Context: an optimization exercise on an open-source flow, tuned for small area, a short achievable clock period and few clock cycles per item. The choices shown serve that exercise and are no tape-out recipe. RTL that was checked went through simulation tests only; none was proved equivalent to the original. Some runs may be left out. An edit can pass the tests and still lose a function that they never use. Only the layout flow was run in runs 2 to 4; the RTL was not checked for function there.

==> flow/constraint.sdc <==
create_clock -name core_clock -period 8.0 [get_ports {clk_i}]
set_input_delay 1.6000 -clock core_clock [delete_from_list [all_inputs] [get_ports {clk_i}]]
set_output_delay 1.6000 -clock core_clock [all_outputs]
set_load 0.01 [all_outputs]
==> flow/run.sh <==
#!/bin/bash
# synth_recipe.tcl (not shown) runs the flow's synth.tcl, then flattens the netlist and writes it again
# the make line also repeats each setting of config.mk as NAME=value (left out here)
make -C /OpenROAD-flow-scripts/flow DESIGN_CONFIG=/design/flow/config.mk WORK_HOME=/design/flow/orfs CLKGATE_MAP_FILE= SYNTH_SCRIPT=/design/flow/synth_recipe.tcl finish
==> flow/config.mk <==
export PLATFORM = sky130hd
export DESIGN_NAME = vector_mul_simple
export DESIGN_NICKNAME = vector_mul_simple
export VERILOG_FILES = /design/flow/design.v
export SDC_FILE = /design/flow/constraint.sdc
export NUM_CORES = 4
export LEC_CHECK = 0
export CAP_MARGIN = 20
export CORE_MARGIN = 2
export CORE_UTILIZATION = 40
export SLEW_MARGIN = 20
==> flow/design.v <==
module vproc_mul_block #(
        parameter bit BUF_OPS  = 1'b0,  
        parameter bit BUF_MUL  = 1'b0,  
        parameter bit BUF_RES  = 1'b0   
    )(
        input  logic        clk_i,
        input  logic        async_rst_ni,
        input  logic        sync_rst_ni,
        input  logic [16:0] op1_i,
        input  logic [16:0] op2_i,
        input  logic [15:0] acc_i,
        input  logic        acc_flag_i,  
        input  logic        acc_sub_i,   
        output logic [32:0] res_o
    );
    logic [16:0] op1_q, op2_q;
    logic [32:0] mul_q, mul_d;
    logic [32:0] res_q, res_d;
    logic unused_acc_inputs;
    assign unused_acc_inputs = ^{acc_i, acc_flag_i, acc_sub_i};
    generate
        if (BUF_OPS) begin : gen_buf_ops
            always_ff @(posedge clk_i) begin
                op1_q <= op1_i;
                op2_q <= op2_i;
            end
        end else begin : gen_no_buf_ops
            always_comb begin
                op1_q = op1_i;
                op2_q = op2_i;
            end
        end
        if (BUF_MUL) begin : gen_buf_mul
            always_ff @(posedge clk_i) begin
                mul_q     <= mul_d;
            end
        end else begin : gen_no_buf_mul
            always_comb begin
                mul_q     = mul_d;
            end
        end
        if (BUF_RES) begin : gen_buf_res
            always_ff @(posedge clk_i) begin
                res_q <= res_d;
            end
        end else begin : gen_no_buf_res
            always_comb begin
                res_q = res_d;
            end
        end
    endgenerate
    assign mul_d = $signed(op1_q) * $signed(op2_q);
    assign res_d = mul_q;  
    assign res_o = res_q;
endmodule
module vector_mul_simple (
    input  logic               clk_i,
    input  logic               rst_ni,
    input  logic               in_valid_i,
    input  logic signed [31:0] in_a_i,
    input  logic signed [31:0] in_b_i,
    output logic               out_valid_o,
    output logic signed [63:0] out_result_o
);
    logic in_valid_q1, in_valid_q2;
    always_ff @(posedge clk_i or negedge rst_ni) begin
        if (!rst_ni) begin
            in_valid_q1 <= 1'b0;
            in_valid_q2 <= 1'b0;
        end else begin
            in_valid_q1 <= in_valid_i;
            in_valid_q2 <= in_valid_q1;
        end
    end
  logic signed [16:0] a_hi, b_hi;
  logic signed [16:0] a_lo, b_lo;
  always_comb begin
    a_hi = {in_a_i[31], in_a_i[31:16]};
    b_hi = {in_b_i[31], in_b_i[31:16]};
    a_lo = {1'b0, in_a_i[15:0]};
    b_lo = {1'b0, in_b_i[15:0]};
  end
  logic signed [32:0] pp_ll;  
  logic signed [32:0] pp_hl;  
  logic signed [32:0] pp_lh;  
  logic signed [32:0] pp_hh;  
  vproc_mul_block #(
      .BUF_OPS(1'b1),
      .BUF_MUL(1'b0),
      .BUF_RES(1'b1)
  ) u_mul_ll (
      .clk_i(clk_i),
      .async_rst_ni(rst_ni),
      .sync_rst_ni(rst_ni),
      .op1_i(a_lo),
      .op2_i(b_lo),
      .acc_i('0),
      .acc_flag_i(1'b0),
      .acc_sub_i(1'b0),
      .res_o(pp_ll)
  );
  vproc_mul_block #(
      .BUF_OPS(1'b1),
      .BUF_MUL(1'b0),
      .BUF_RES(1'b1)
  ) u_mul_hl (
      .clk_i(clk_i),
      .async_rst_ni(rst_ni),
      .sync_rst_ni(rst_ni),
      .op1_i(a_hi),
      .op2_i(b_lo),
      .acc_i('0),
      .acc_flag_i(1'b0),
      .acc_sub_i(1'b0),
      .res_o(pp_hl)
  );
  vproc_mul_block #(
      .BUF_OPS(1'b1),
      .BUF_MUL(1'b0),
      .BUF_RES(1'b1)
  ) u_mul_lh (
      .clk_i(clk_i),
      .async_rst_ni(rst_ni),
      .sync_rst_ni(rst_ni),
      .op1_i(a_lo),
      .op2_i(b_hi),
      .acc_i('0),
      .acc_flag_i(1'b0),
      .acc_sub_i(1'b0),
      .res_o(pp_lh)
  );
  vproc_mul_block #(
      .BUF_OPS(1'b1),
      .BUF_MUL(1'b0),
      .BUF_RES(1'b1)
  ) u_mul_hh (
      .clk_i(clk_i),
      .async_rst_ni(rst_ni),
      .sync_rst_ni(rst_ni),
      .op1_i(a_hi),
      .op2_i(b_hi),
      .acc_i('0),
      .acc_flag_i(1'b0),
      .acc_sub_i(1'b0),
      .res_o(pp_hh)
  );
    logic signed [63:0] mult_comb;
    logic signed [63:0] pp_ll_64, pp_hl_64, pp_lh_64, pp_hh_64;
    always_comb begin
        pp_ll_64 = {{(64-33){pp_ll[32]}}, pp_ll};
        pp_hl_64 = {{(64-33){pp_hl[32]}}, pp_hl};
        pp_lh_64 = {{(64-33){pp_lh[32]}}, pp_lh};
        pp_hh_64 = {{(64-33){pp_hh[32]}}, pp_hh};
        mult_comb = pp_ll_64 + ((pp_hl_64 + pp_lh_64) <<< 16) + (pp_hh_64 <<< 32);
    end
    assign out_valid_o = in_valid_q2;
    assign out_result_o = in_valid_q2 ? mult_comb : '0;
endmodule
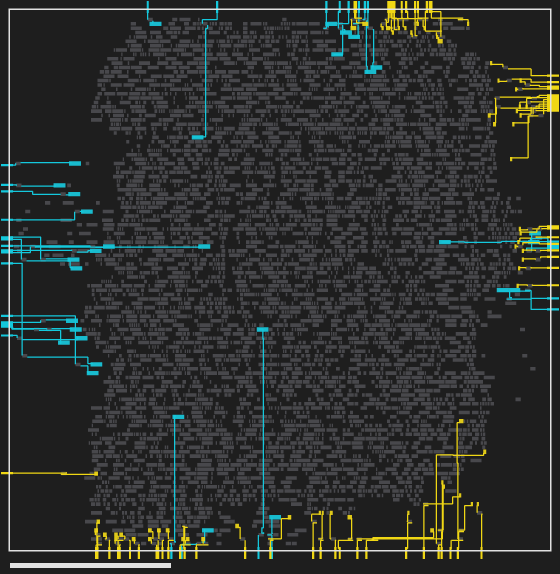
Fig. 1. Nets reached from selected ports (run 1).
The bar under the picture is 100 um long.
colour	port	bits	direction	edge	end cells	buffers	wire
yellow	out_result_o	64	output	29 bottom, 20 right, 14 top, 1 left	64	64	1,630 um
cyan	in_b_i	32	input	15 left, 8 top, 5 right, 4 bottom	32	32	1,550 um
I/O Buffers: 131
io pins: 132

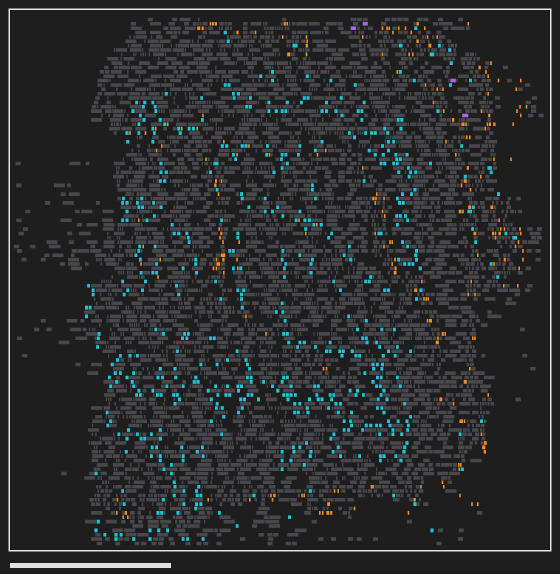
Fig. 2. Logic cells by family (run 1).
The bar under the picture is 100 um long.
colour	family	cells
orange	nor cells	217
cyan	and/or cells	554
purple	mux cells	4
multi-input logic portion of the cell area: 74.0%
commonest non-fill, non-tap cell in the layout: inv_1
non-filler cells, final: 6,493

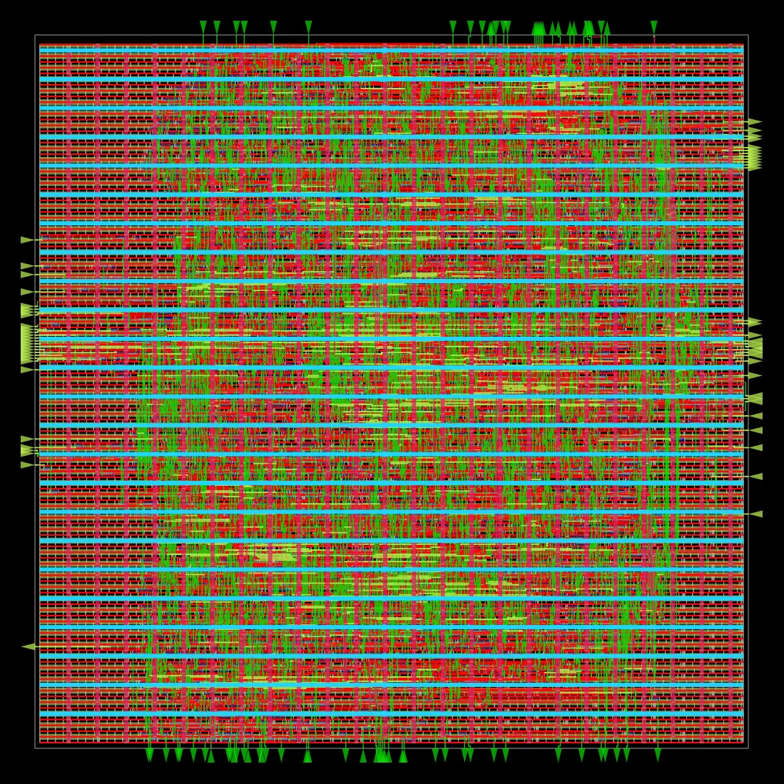
Fig. 3. The whole layout, all layers (run 1).
height of the die: 336 um
Die ar.: 113,000 sq um
final wirelength: 120 mm
final design instance area without fill: 48,200 sq um
fin util: 44.2%

run 1: sequential cells by signal, summed over array words and instances (netlist names), 16 cells and up:
| signal | flops |
|---|---|
| u_mul_hl.op1_q | 16 |
| u_mul_hh.res_q | 32 |
| u_mul_lh.res_q | 33 |
| u_mul_hl.res_q | 33 |
| u_mul_ll.res_q | 32 |
| u_mul_lh.op1_q | 16 |
| u_mul_lh.op2_q | 16 |
| u_mul_hl.op2_q | 16 |
run 1: placed cells by master (no fill, tap or decap), types with 4 or more instances in the layout:
master,count
a41oi_1,5
xor2_1,62
and2_1,517
xnor2_1,119
a2111oi_4,4
a211oi_1,17
o21ai_0,92
or3_1,12
nand2_1,579
or2_2,5
inv_6,4
a221oi_1,7
o21a_1,30
clkdlybuf4s50_1,130
and3_1,12
nor2_1,165
buf_4,122
nor3_1,29
a21o_1,89
nand3_1,39
nand2b_1,43
nor2b_1,15
o211ai_1,18
o31ai_1,10
o2111ai_1,5
a31oi_1,15
ha_1,509
inv_1,1012
dfxtp_1,188
fa_1,846
clkbuf_16,17
a21oi_1,150
nand4_1,18
o41ai_1,5
o21bai_1,22
a211o_1,4
nor4_1,5
dfxtp_2,6
run 1: how the worst min path moves through the flow:
stage | start | endpoint | cells past startpoint | slack (ns)
after global placement | in_valid_q1 | in_valid_q2 | 0 | 0.33
after CTS | in_valid_q1 | in_valid_q2 | 0 | 0.35
after floorplan | in_valid_q1 | in_valid_q2 | 0 | 0.33
after detailed placement | in_valid_q1 | in_valid_q2 | 0 | 0.34
final | in_valid_q1 | in_valid_q2 | 0 | 0.35
after global routing | in_valid_q1 | in_valid_q2 | 0 | 0.37
run 1: cells by family after synthesis:
kind of cell	synth area share, %
adder cells (fa/ha/maj)	52.8
AND/OR/NAND/NOR	16.3
buffers and inverters	10.5
flip-flops	8.90
AO/OA/AOI/OAI	7.86
XOR/XNOR	3.59
multiplexers	0.0934
run 1: worst reg2reg max path, stage by stage (launching register included):
cell and delay, ns:
dfxtp_1 0.94, nand2_1 0.22, inv_1 0.19, fa_1 0.56
fa_1 0.93, fa_1 0.54, fa_1 0.52, fa_1 0.50
inv_1 0.05, fa_1 0.48, inv_1 0.05, ha_1 0.45
nand3_1 0.11, nor2_1 0.16, nand2_1 0.12, nor4_1 0.48
a2111oi_0 0.21, o41ai_1 0.39, a21oi_1 0.13, xnor2_1 0.15
==> qor.csv, run 1 <==
metric,value,unit
final setup fails,0,
core area,109000,sq um
post-layout net count,6426,
Signal buf overhead,4.75,%
fraction of area in registers,8.17,%
Place WS,0.362,ns
buffers and inverters on the worst path,3,
Worst Hold Class,flip-flop to flip-flop,
cell with the most instances after synthesis,inv_1,
WP data required,6.40,ns
outcome,finished clean,
synth cell count leaders,"inv_1 (1,012), fa_1 (846), nand2_1 (579)",
Residual DRC,0,
first-pass GRT wire length,194,mm
met1 Use GR,31.4,%
initial antenna violation count,6,
GRT Resource Usage Total,22.2,%
number of CTS-inserted buffers,17,
met1 wire length,55.7,mm
ClkCell Share,1.30,%
Seq Cell Count,196,
Routed met3 length,8.48,mm
FP Rows,121,
top routing layer in use,met4,
Synth area leader,fa_1,
Testbench counts for the RTL of run 1, summed over its fixed seeds: cycles 16,008, items 16,000.
Fig. 4: run 1, zoomed window
The bar under the picture is 20 um long. Window x 227 to 277, y 227 to 277 um. Cells in grey, sequential cells in the stronger grey; small squares are vias.
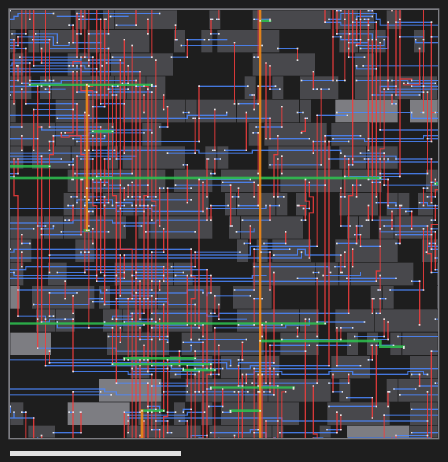

## Run 2: large edit since run 1, in outline
flow/design.v: 158 -> 3702 lines; modules unchanged: 1
  vector_mul_simple: edited, 103 -> 3647 lines
--- a/flow/config.mk
+++ b/flow/config.mk
@@ -9,3 +9,4 @@
 export CORE_MARGIN = 2
 export CORE_UTILIZATION = 40
+export SETUP_SLACK_MARGIN = 5
 export SLEW_MARGIN = 20
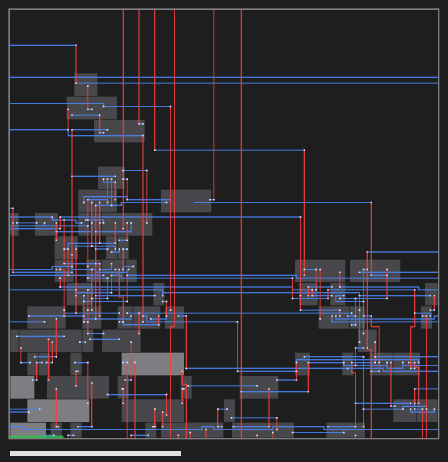
Fig. 5. Zoomed window (run 2).
The bar under the picture is 20 um long. Window x 194 to 244, y 194 to 244 um. Cells in grey, sequential cells in the stronger grey; small squares are vias.
colour	layer
green	metal 3
red	metal 2
blue	metal 1
most frequent	inv_1 (12), a21oi_1 (6)
cells with their middle in the window	60
sequential cells in the window	3

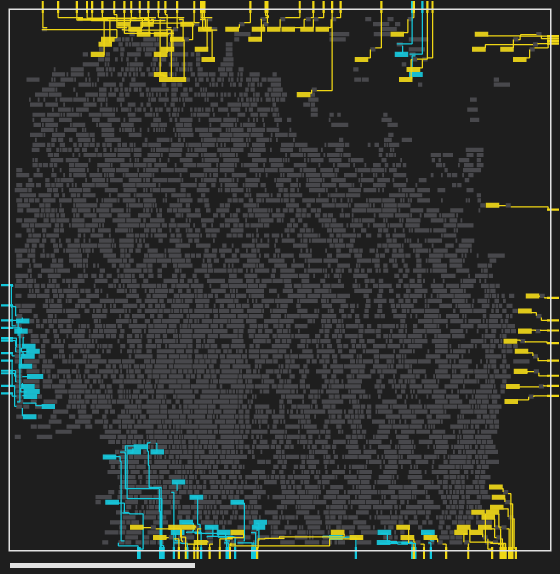
Fig. 6. Nets reached from selected ports (run 2).
The bar under the picture is 100 um long.
colour	port	bits	direction	edge	end cells	buffers	wire
cyan	in_b_i	32	input	18 bottom, 12 left, 2 top	32	32	996 um
yellow	out_result_o	64	output	30 top, 21 bottom, 13 right	64	64	1,630 um

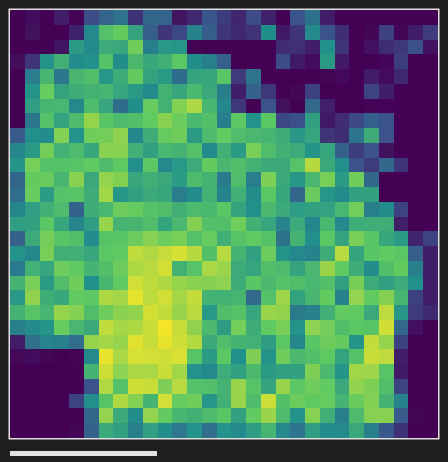
Fig. 7. Placement density heat map (run 2).
The bar under the picture is 100 um long. 29 x 29 tiles, from dark purple (low) to yellow (high), 0 to 100% covered.
emptiest ninth of the die	upper right
nearly empty tiles	15%
mean over tiles	50%
tiles over 75% full	22%
fullest tile	99%
fin util: 53.1%
Starting Density: 40.4%
core area: 82,100 sq um

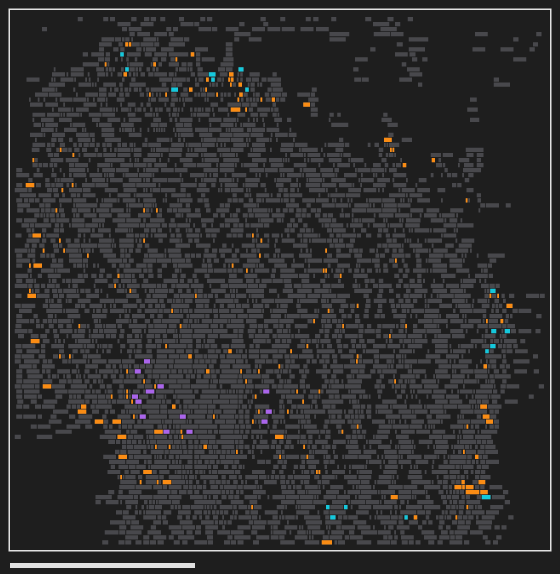
Fig. 8. Logic cells by family (run 2).
The bar under the picture is 100 um long.
colour	family	cells	where
cyan	and/or cells	17	widely spread
purple	mux cells	13	lower left
orange	nor cells	158	widely spread
non-filler cells, final: 4,984
multi-input logic portion of the cell area: 58.7%

==> run 2 against run 1 <==
  * Clock-buffer cell count increased by 34
  * Sequential share of layout area grew 8.9 points
  * First-iteration DRC count grew 35%
  * Critical path depth decreased by 6
  * Synthesized cell count decreased by 27%
  * Global-route usage is 4.1 points higher
  * Routed wire length is 3.2% lower
  * Largest cell class unchanged
==> qor.csv, run 2 <==
metric,value,unit
final design instance area without fill,43600,sq um
Root Buffer,clkbuf_16,
Yosys cell types,71,
DR vias,27317,
layout cell share with drive strength beyond 1,27.1,%
WP data arrival,4.74,ns
most frequent cells in the layout,"inv_1 (587), dfxtp_1 (333), fa_1 (272)",
Synth Warn #,1,
cell with the most instances after synthesis,inv_1,
final setup fails,0,
Residual DRC,0,
Worst Hold Class,flip-flop to flip-flop,
DR WL/cell,23.4,um
Worst R2R Start,r1346,
number of CTS-inserted buffers,46,
GRT Resource Usage Total,26.3,%
Max Transition Viols Final,0,
WP data required,8.53,ns
Setup crit end,res_q[53],
register with the most flip-flops,res_q,
post-layout net count,4516,
Synth area leader,fa_1,
Async SR Flop Fraction,0.817,%
max FFs per register,64,
via/cell ratio,5.48,
io pins,132,
Mapped Area,33200,sq um
initial antenna violation count,0,
outcome,finished clean,
FP Rows,105,
post-placement cell area,36400,sq um
synth cell count leaders,"inv_1 (704), fa_1 (436), dfxtp_1 (364)",
Rel. slew slack,52.5,%
vias in the first global route,27783,
final wirelength,116,mm
Top Registers,"res_q x64, a_q x32, b_q x32",
height of the die,292,um
critical path capture point type,flip-flop,
area growth from synthesis to layout,31.6,%
"commonest non-fill, non-tap cell in the layout",inv_1,
I/O Buffers,131,
Post-DP HPWL,80.6,mm
first-pass GRT wire length,170,mm
Die ar.,85200,sq um
-- run 2: worst min path at each step --
stage               cells after the start  slack [ns]  startpoint  endpoint
finish                                  0        0.35        v2_q      v3_q
global route                            0        0.36        v2_q      v3_q
CTS                                     0        0.35        v2_q      v3_q
detailed placement                      0        0.34        v1_q      v2_q
global placement                        0        0.34        v2_q      v3_q
floorplan                               0        0.33        v1_q      v2_q
-- run 2: stage by stage --
step / cells / setup WS, ns / util [%]
finish: 4984 / 3.79 / 53.1
floorplan: 3621 / 4.14 / -
detailed placement: 4640 / 3.26 / 44.3
global route: 4983 / 3.65 / 53.1
global placement: 4640 / 3.28 / 44.3
CTS: 4880 / 3.76 / 50.9
-- run 2: per-layer routing --
layer	GRT usage, %	part of all wire, %	up-vias
met4	10.4	4.7	0
li1	-	-	12042
met2	42.0	45	1437
met5	0	0	-
met1	34.3	40	13448
met3	6.51	10	390
-- run 2: cells by family (layout without fill, tap and decap cells) --
kind of cell	count (synthesis)	in the layout	synth area share (%)
muxes	13	13	0.392
DFF	367	367	22.2
AOI/OAI and AO/OA	769	769	15.2
buffers and inverters	955	1246	10.8
xor gates and xnor gates	541	541	14.3
other	0	1	0
adders and majority gates	570	570	31.4
and+or+nand+nor	406	407	5.68
-- run 2: critical path: stages, from the launching register on --
cell,delay (ns)
dfxtp_2,0.32
inv_2,0.03
fa_2,0.56
fa_1,0.43
inv_2,0.09
ha_4,0.22
a21o_1,0.19
a31oi_1,0.15
nor3_1,0.08
or4b_4,0.52
o21ai_4,0.30
a2111oi_4,0.12
buf_6,0.16
o211ai_1,0.16
buf_4,0.15
or3b_4,0.39
a21oi_2,0.16
xnor2_1,0.12
-- run 2: layout make-up --
type | instances | area (sq um) | area share [%]
Multi-Input combinational cell | 2300 | 25600 | 58.7
Sequential cell | 367 | 7430 | 17.0
Timing Repair Buffer | 452 | 4820 | 11.0
Inverter | 708 | 2760 | 6.33
Tap cell | 1070 | 1340 | 3.07
Clock buffer | 53 | 1240 | 2.84
Clock inverter | 29 | 388 | 0.889
Timing Repair inverter | 4 | 46.3 | 0.106
Antenna cell | 1 | 2.50 | 0.00574
-- run 2: timing repair --
item	CTS	global route
gates resized for setup	552	236
endpoints found under the setup margin	269	185
pin swaps	164	134
setup buffers	136	100
cloned	22	3
--- run 3 (diff from run 2) ---
--- a/flow/config.mk
+++ b/flow/config.mk
@@ -10,3 +10,2 @@
 export CORE_UTILIZATION = 40
-export SETUP_SLACK_MARGIN = 5
 export SLEW_MARGIN = 20
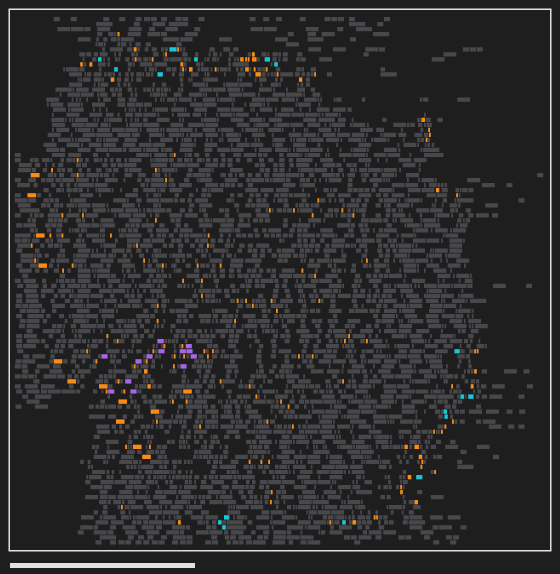
Fig. 9. Logic cells by family (run 3).
The bar under the picture is 100 um long.
colour	family	cells
cyan	and/or cells	17
purple	mux cells	13
orange	nor cells	157
non-filler cells, final: 4,740
multi-input logic portion of the cell area: 60.1%

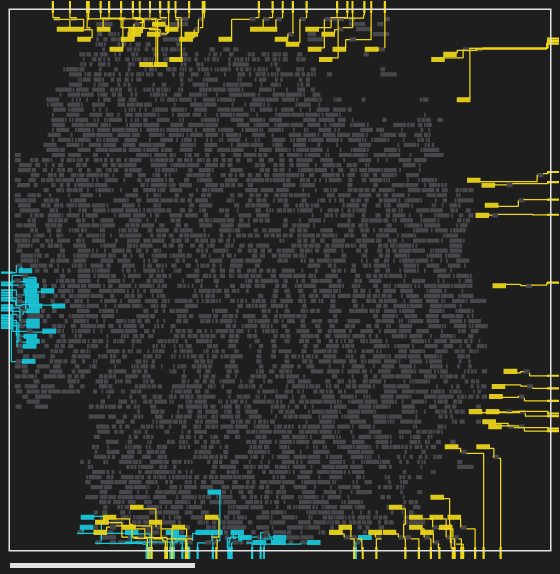
Fig. 10. Nets reached from selected ports (run 3).
The bar under the picture is 100 um long.
colour	port	bits	direction	edge	end cells	buffers	wire
cyan	in_b_i	32	input	17 left, 15 bottom	32	32	596 um
yellow	out_result_o	64	output	27 top, 22 bottom, 15 right	64	64	1,680 um

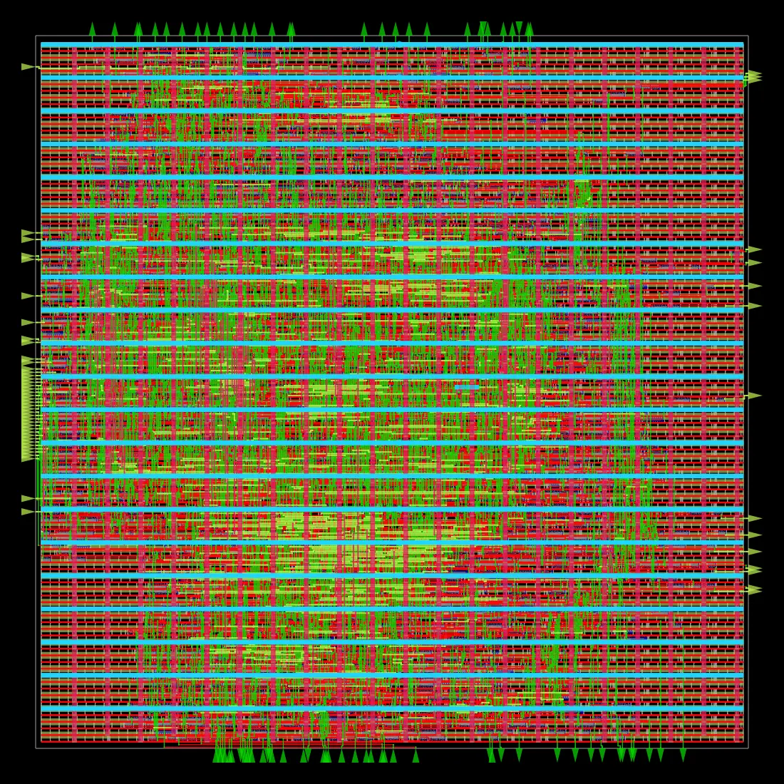
Fig. 11. The whole layout, all layers (run 3).
FP Rows: 105
Die X: 292 um
fin util: 45.2%
height of the die: 292 um

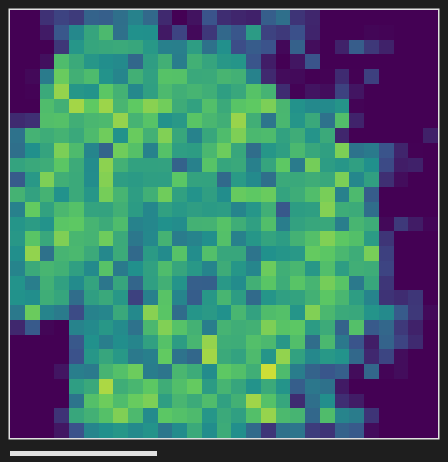
Fig. 12. Placement density heat map (run 3).
The bar under the picture is 100 um long. 29 x 29 tiles, from dark purple (low) to yellow (high), 0 to 100% covered.
emptiest ninth of the die	upper right
nearly empty tiles	18%
tiles over 75% full	6.7%
mean over tiles	42%
fullest tile	92%

==> run 3 against run 2 <==
  * Non-clock buffer count is 236 lower
  * Clock skew rose by 0.0034 ns
  * Setup slack lost 0.86 ns
  * Critical endpoint is now r1442
  * Largest cell class unchanged
==> qor.csv, run 3 <==
metric,value,unit
register with the most flip-flops,res_q,
DR vias,25374,
WP data arrival,5.55,ns
total stage count of the critical path,10,
crit path cell chain,buf_4 > ha_1 > inv_1 > a21boi_0 > fa_1 > fa_1 > inv_1 > fa_1 > fa_1 > inv_1,
via/cell ratio,5.35,
io pins,132,
cts repair resizes,0,
final design instance area without fill,37100,sq um
Async SR Flop Fraction,0.817,%
"commonest non-fill, non-tap cell in the layout",inv_1,
synth cell count leaders,"inv_1 (704), fa_1 (436), dfxtp_1 (364)",
"most used cell, CP",fa_1,
number of CTS-inserted buffers,44,
Synth area leader,fa_1,
DR WL/cell,21.5,um
cts hold-fix bufs,0,
Seq cells post-synth,367,
core area,82100,sq um
Mapped Area,33200,sq um
vias in the first global route,25943,
met2 wire length,45.2,mm
Starting Density,40.4,%
layout cell share with drive strength beyond 1,5.21,%
Top Registers,"res_q x64, a_q x32, b_q x32",
critical path capture point type,flip-flop,
Routed met3 length,8.96,mm
final wirelength,102,mm
post-placement cell area,35600,sq um
WP data required,8.48,ns
GRT Resource Usage Total,24.0,%
top routing layer in use,met5,
Post-DP HPWL,78.6,mm
post-layout net count,4273,
"top cells by area, synth","fa_1 (26%), dfxtp_1 (22%), inv_1 (8.0%)",
area growth from synthesis to layout,11.9,%
Setup crit end,r1442,
Yosys cell types,71,
worst-case clock skew,0.0328,ns
outcome,finished clean,
Clock Sinks,367,
met1 wire length,44.2,mm
Worst Hold Class,flip-flop to flip-flop,
"Largest stage delay, worst path",0.92,ns
initial antenna violation count,4,
Residual DRC,0,
"slowest stage cell, crit path",a21boi_0,
first-pass GRT wire length,156,mm
final setup fails,0,
buffers and inverters on the worst path,4,
Worst path top cell family by delay,adder cells,
max FFs per register,64,
Worst R2R Start,a_q[1],
Post-CTS Repair Setup Buffers,0,
Synth Instances,3621,
run 3: worst reg2reg max path: stages (launching register included):
cell and delay, ns:
dfxtp_2 0.31, buf_4 0.51, ha_1 0.52, inv_1 0.42, a21boi_0 0.92, fa_1 0.60, fa_1 0.55, inv_1 0.05
fa_1 0.50, fa_1 0.55, inv_1 0.04
run 3: worst min path at each step:
| stage | from | to | slack, ns | cells past startpoint |
|---|---|---|---|---|
| 3_5_place_dp | v2_q | v3_q | 0.34 | 0 |
| 3_3_place_gp | v2_q | v3_q | 0.33 | 0 |
| 5_1_grt | v2_q | v3_q | 0.35 | 0 |
| 6_report | v1_q | v2_q | 0.35 | 0 |
| 2_1_floorplan | v1_q | v2_q | 0.33 | 0 |
| 4_1_cts | v1_q | v2_q | 0.35 | 0 |
run 3: cells by family (layout without fill, tap and decap cells):
kind of cell	Yosys count	count (layout)	share of synthesized area, %
buffers and inverters	955	1002	10.8
AO/OA/AOI/OAI	769	769	15.2
other	0	2	0
flip-flops	367	367	22.2
adder cells (fa/ha/maj)	570	570	31.4
AND/OR/NAND/NOR	406	406	5.68
XOR/XNOR	541	541	14.3
multiplexers	13	13	0.392
run 3: metal layers:
layer	vias to the layer above	GRT usage, %
met5	-	0
met4	2	7.83
met3	228	5.27
met2	1108	37.9
met1	12509	32.6
li1	11527	-
run 3: layout make-up:
cell class | instances | area [sq um]
inverters | 708 | 2660
well taps | 1070 | 1340
flip-flops and latches | 367 | 7360
repair buffers | 216 | 1950
multi-input cells | 2299 | 22300
fillers | 7907 | 45000
clock buffers | 52 | 1210
clock inverters | 26 | 280
diodes | 2 | 5.00
run 3: metrics by stage:
| step | hold WS (ns) | std cells | utilization [%] | setup WS, ns |
|---|---|---|---|---|
| 2_1_floorplan | 0.331 | 3621 | - | 3.89 |
| 3_3_place_gp | 0.334 | 4660 | 43.4 | 2.92 |
| 3_5_place_dp | 0.339 | 4660 | 43.4 | 2.91 |
| 5_1_grt | 0.353 | 4740 | 45.2 | 2.63 |
| 4_1_cts | 0.350 | 4738 | 45.2 | 2.90 |
| 6_report | 0.349 | 4740 | 45.2 | 2.92 |
Fig. 13: run 3, zoomed window
The bar under the picture is 20 um long. Window x 194 to 244, y 194 to 244 um. Cells in grey, sequential cells in the stronger grey; small squares are vias.
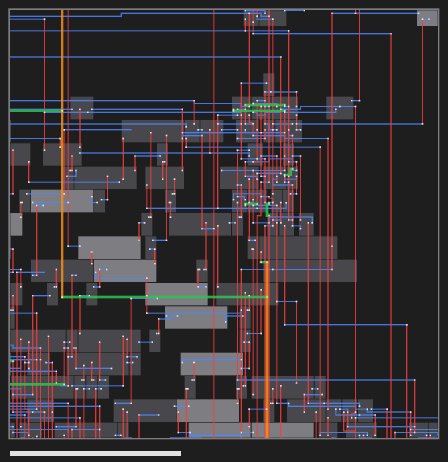

## Run 4: large edit since run 3, in outline
flow/design.v: 3702 -> 3247 lines; modules unchanged: 1
  vector_mul_simple: edited, 3647 -> 3178 lines
  mul_pp: new, 3 lines
  mul_ppn: new, 3 lines
  mul_fa: new, 4 lines
  mul_ha: new, 4 lines
==> module mul_fa as of run 4 <==
module mul_fa (input logic a, b, c, output logic s, co);
  assign s = a ^ b ^ c;
  assign co = (a & b) | (c & (a ^ b));
endmodule
==> module mul_pp as of run 4 <==
module mul_pp (input logic n1, n2, nx0, nx1, output logic p);
  assign p = ~((n1 | nx0) & (n2 | nx1));
endmodule
==> module mul_ha as of run 4 <==
module mul_ha (input logic a, b, output logic s, co);
  assign s = a ^ b;
  assign co = a & b;
endmodule
==> module mul_ppn as of run 4 <==
module mul_ppn (input logic n1, n2, nx0, nx1, output logic pn);
  assign pn = (n1 | nx0) & (n2 | nx1);
endmodule
--- a/flow/config.mk
+++ b/flow/config.mk
@@ -10,2 +10,4 @@
 export CORE_UTILIZATION = 40
 export SLEW_MARGIN = 20
+export SYNTH_HIERARCHICAL = 1
+export SYNTH_MINIMUM_KEEP_SIZE = 0
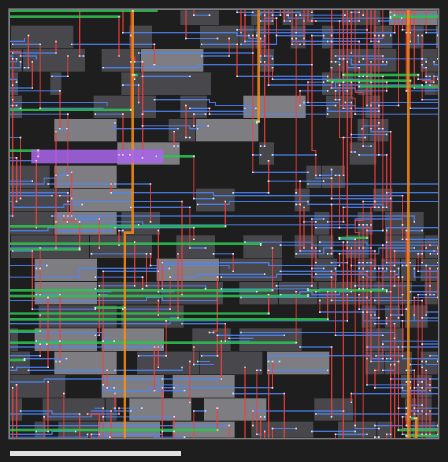
Fig. 14. Zoomed window (run 4).
The bar under the picture is 20 um long. Window x 183 to 233, y 183 to 233 um. Cells in grey, sequential cells in the stronger grey; small squares are vias.
colour	layer
red	metal 2
green	metal 3
purple	metal 5
orange	metal 4
blue	metal 1
most frequent	dfxtp_1 (22), ha_1 (18), fa_1 (17)
netlist names of flops here include	res_q (2)
cells with their middle in the window	124
sequential cells in the window	22

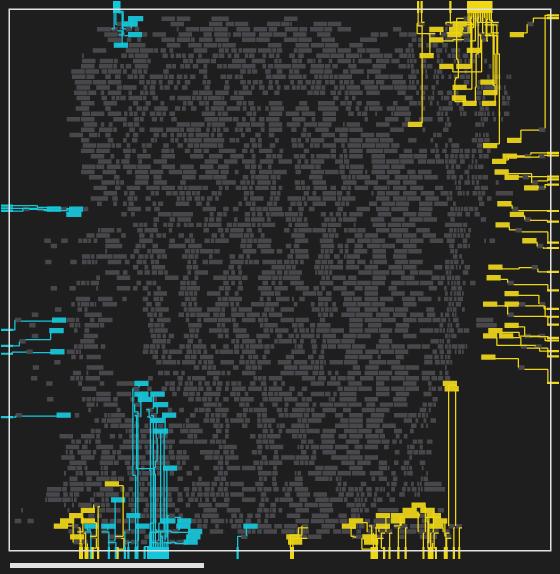
Fig. 15. Nets reached from selected ports (run 4).
The bar under the picture is 100 um long.
colour	port	bits	direction	edge	end cells	buffers	wire
cyan	in_b_i	32	input	21 bottom, 7 left, 4 top	32	32	1,130 um
yellow	out_result_o	64	output	26 bottom, 21 right, 17 top	64	64	1,800 um

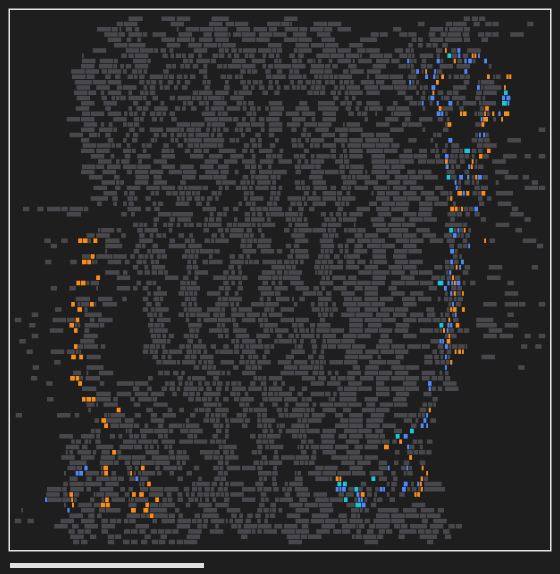
Fig. 16. Logic cells by family (run 4).
The bar under the picture is 100 um long.
colour	family	cells
cyan	and/or cells	16
blue	nand cells	91
orange	nor cells	115
commonest non-fill, non-tap cell in the layout: xnor2_1
non-filler cells, final: 3,824
multi-input logic portion of the cell area: 64.9%

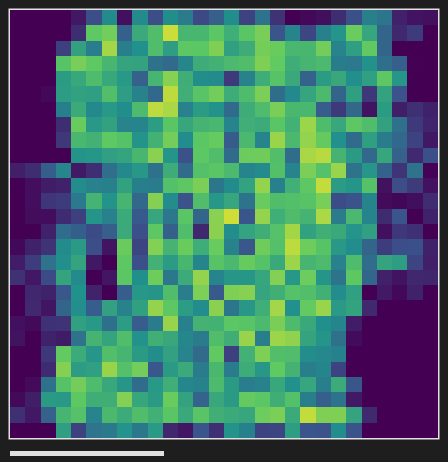
Fig. 17. Placement density heat map (run 4).
The bar under the picture is 100 um long. 28 x 28 tiles, from dark purple (low) to yellow (high), 0 to 100% covered.
emptiest ninth of the die	lower right
tiles over 75% full	11%
fullest tile	93%
nearly empty tiles	14%
mean over tiles	42%
Starting Density: 40.4%
core area: 74,300 sq um
fin util: 45.6%

==> run 4 against run 3 <==
  * Still clean on timing, DRC and antenna
  * Clock-buffer cell count is 2 higher
  * Synthesized area decreased by 9.5%
  * Register-to-register slack better by 0.53 ns
  * Hold slack worse by 0.0018 ns
  * Critical endpoint is now res_q[63]
  * Clock skew is 0.00055 ns higher
  * Flip-flop and latch count is 6 lower
  * Die area is 9.4% lower
  * Sequential share of layout area grew 1.6 points
==> qor.csv, run 4 <==
metric,value,unit
Filler Cells Inserted,6848,
final setup fails,0,
Die ar.,77200,sq um
Rel. slew slack,25.0,%
Seq cells post-synth,361,
worst-case clock skew,0.0334,ns
first-pass GRT wire length,148,mm
outcome,finished clean,
most frequent cells in the layout,"xnor2_1 (552), o22ai_1 (528), fa_1 (454)",
Yosys cell types,60,
Die X,278,um
Max Transition Viols Final,0,
height of the die,278,um
Residual DRC,0,
Clock Sinks,361,
WP data arrival,4.99,ns
Place WS,3.54,ns
final wirelength,97.0,mm
cts hold-fix bufs,0,
post-layout net count,3490,
synth cell count leaders,"xnor2_1 (552), o22ai_1 (528), fa_1 (454)",
critical path capture point type,flip-flop,
area growth from synthesis to layout,13.1,%
Synth Area in Simple Gates,3.83,%
layout cell share with drive strength beyond 1,5.82,%
via/cell ratio,6.06,
Synth area leader,fa_1,
DR WL/cell,25.4,um
## run 4: per-layer routing
| layer | global-route usage [%] | routed length [um] | part of all wire [%] |
|---|---|---|---|
| met2 | 36.6 | 41200 | 42 |
| met5 | 0 | 13 | 0.013 |
| met3 | 8.25 | 12000 | 12 |
| met4 | 8.87 | 2950 | 3.0 |
| met1 | 34.1 | 40800 | 42 |
## run 4: Yosys stat by module (local to each module, per instance)
module             area [sq um]  copies in the design
mul_fa                     20.0                   454
vector_mul_simple         16500                     1
mul_pp                     6.26                   528
mul_ha                     12.5                    73
mul_ppn                    8.76                    16
## run 4: critical path, cell delays in order, from the launching register on
cell	delay [ns]
dfxtp_1	0.32
fa_1	0.50
fa_1	0.52
fa_1	0.49
ha_1	0.41
nand2_1	0.17
nor4_1	0.47
o211ai_1	0.17
nand3_1	0.31
o2111ai_1	0.22
nor2b_1	0.22
o41ai_1	0.50
xnor2_1	0.13
## run 4: worst paths after layout
check | from | endpoint | slack (ns) | cells past startpoint
worst min-delay path | v1_q | v2_q | 0.35 | 0
worst max-delay path | m1441 | res_q[63] | 3.46 | 12
worst max register to register | m1441 | res_q[63] | 3.46 | 12
max in group asynchronous | rst_ni | v1_q | 6.66 | 1
min in group asynchronous | rst_ni | v3_q | 1.20 | 1
worst min register to register | v1_q | v2_q | 0.35 | 0
## run 4: final cells by class
class                      instances  share of cell area [%]
timing repair buffer             193                    5.24
sequential                       361                    21.5
clock inverter                    19                   0.808
antenna                            4                  0.0295
inverter                          46                   0.509
multi-input combinational       2178                    64.9
clock buffer                      54                    3.44
tap                              969                    3.57
## run 4: metrics by stage
step | hold slack (ns) | instance area (sq um) | util (%) | cells
final | 0.347 | 33900 | 45.6 | 3824
after global routing | 0.351 | 33900 | 45.6 | 3824
after CTS | 0.348 | 33900 | 45.6 | 3820
after detailed placement | 0.339 | 32500 | 43.7 | 3747
after global placement | 0.335 | 32500 | 43.7 | 3747
after floorplan | 0.329 | 30100 | - | 2745
## run 4: cells by family (layout without fill, tap and decap cells)
logic type	count (synthesis)	after routing
AOI/OAI and AO/OA	768	768
xor gates and xnor gates	572	572
adders and majority gates	600	600
buffers and inverters	206	312
DFF	361	361
other	1	20
and+or+nand+nor	222	222

## what the ideal ports hide
No port has a modelled driver above. Below, the same layouts with a new extraction and two added sets of constraints.
Step 1 assumes that a clkbuf_16 drives the clock port and a buf_2 every other input.
Step 2 times the ports against the registers' clock, not the clock port: input delays grow and output delays shrink by t, the midpoint of the rising clock arrivals with the driver on.
Slacks: ideal ports / drivers / drivers and shift; pairs: ideal ports / drivers.
run | t (ns) | setup slack, ns | clock arrival spread, ns | worst data-port slew with drivers (ns) | pins driven straight from the clock port
run 1 | 0.602 | 0.371 / 0.300 / 0.717 | 0.031 / 0.032 | 0.08 | 1
run 2 | 0.646 | 3.785 / 3.785 / 3.785 | 0.029 / 0.030 | 0.08 | 1
run 3 | 0.641 | 2.924 / 2.924 / 2.924 | 0.033 / 0.033 | 0.13 | 1
run 4 | 0.632 | 3.456 / 3.456 / 3.456 | 0.035 / 0.034 | 0.09 | 1
After both steps setup and hold are still met in every run listed.
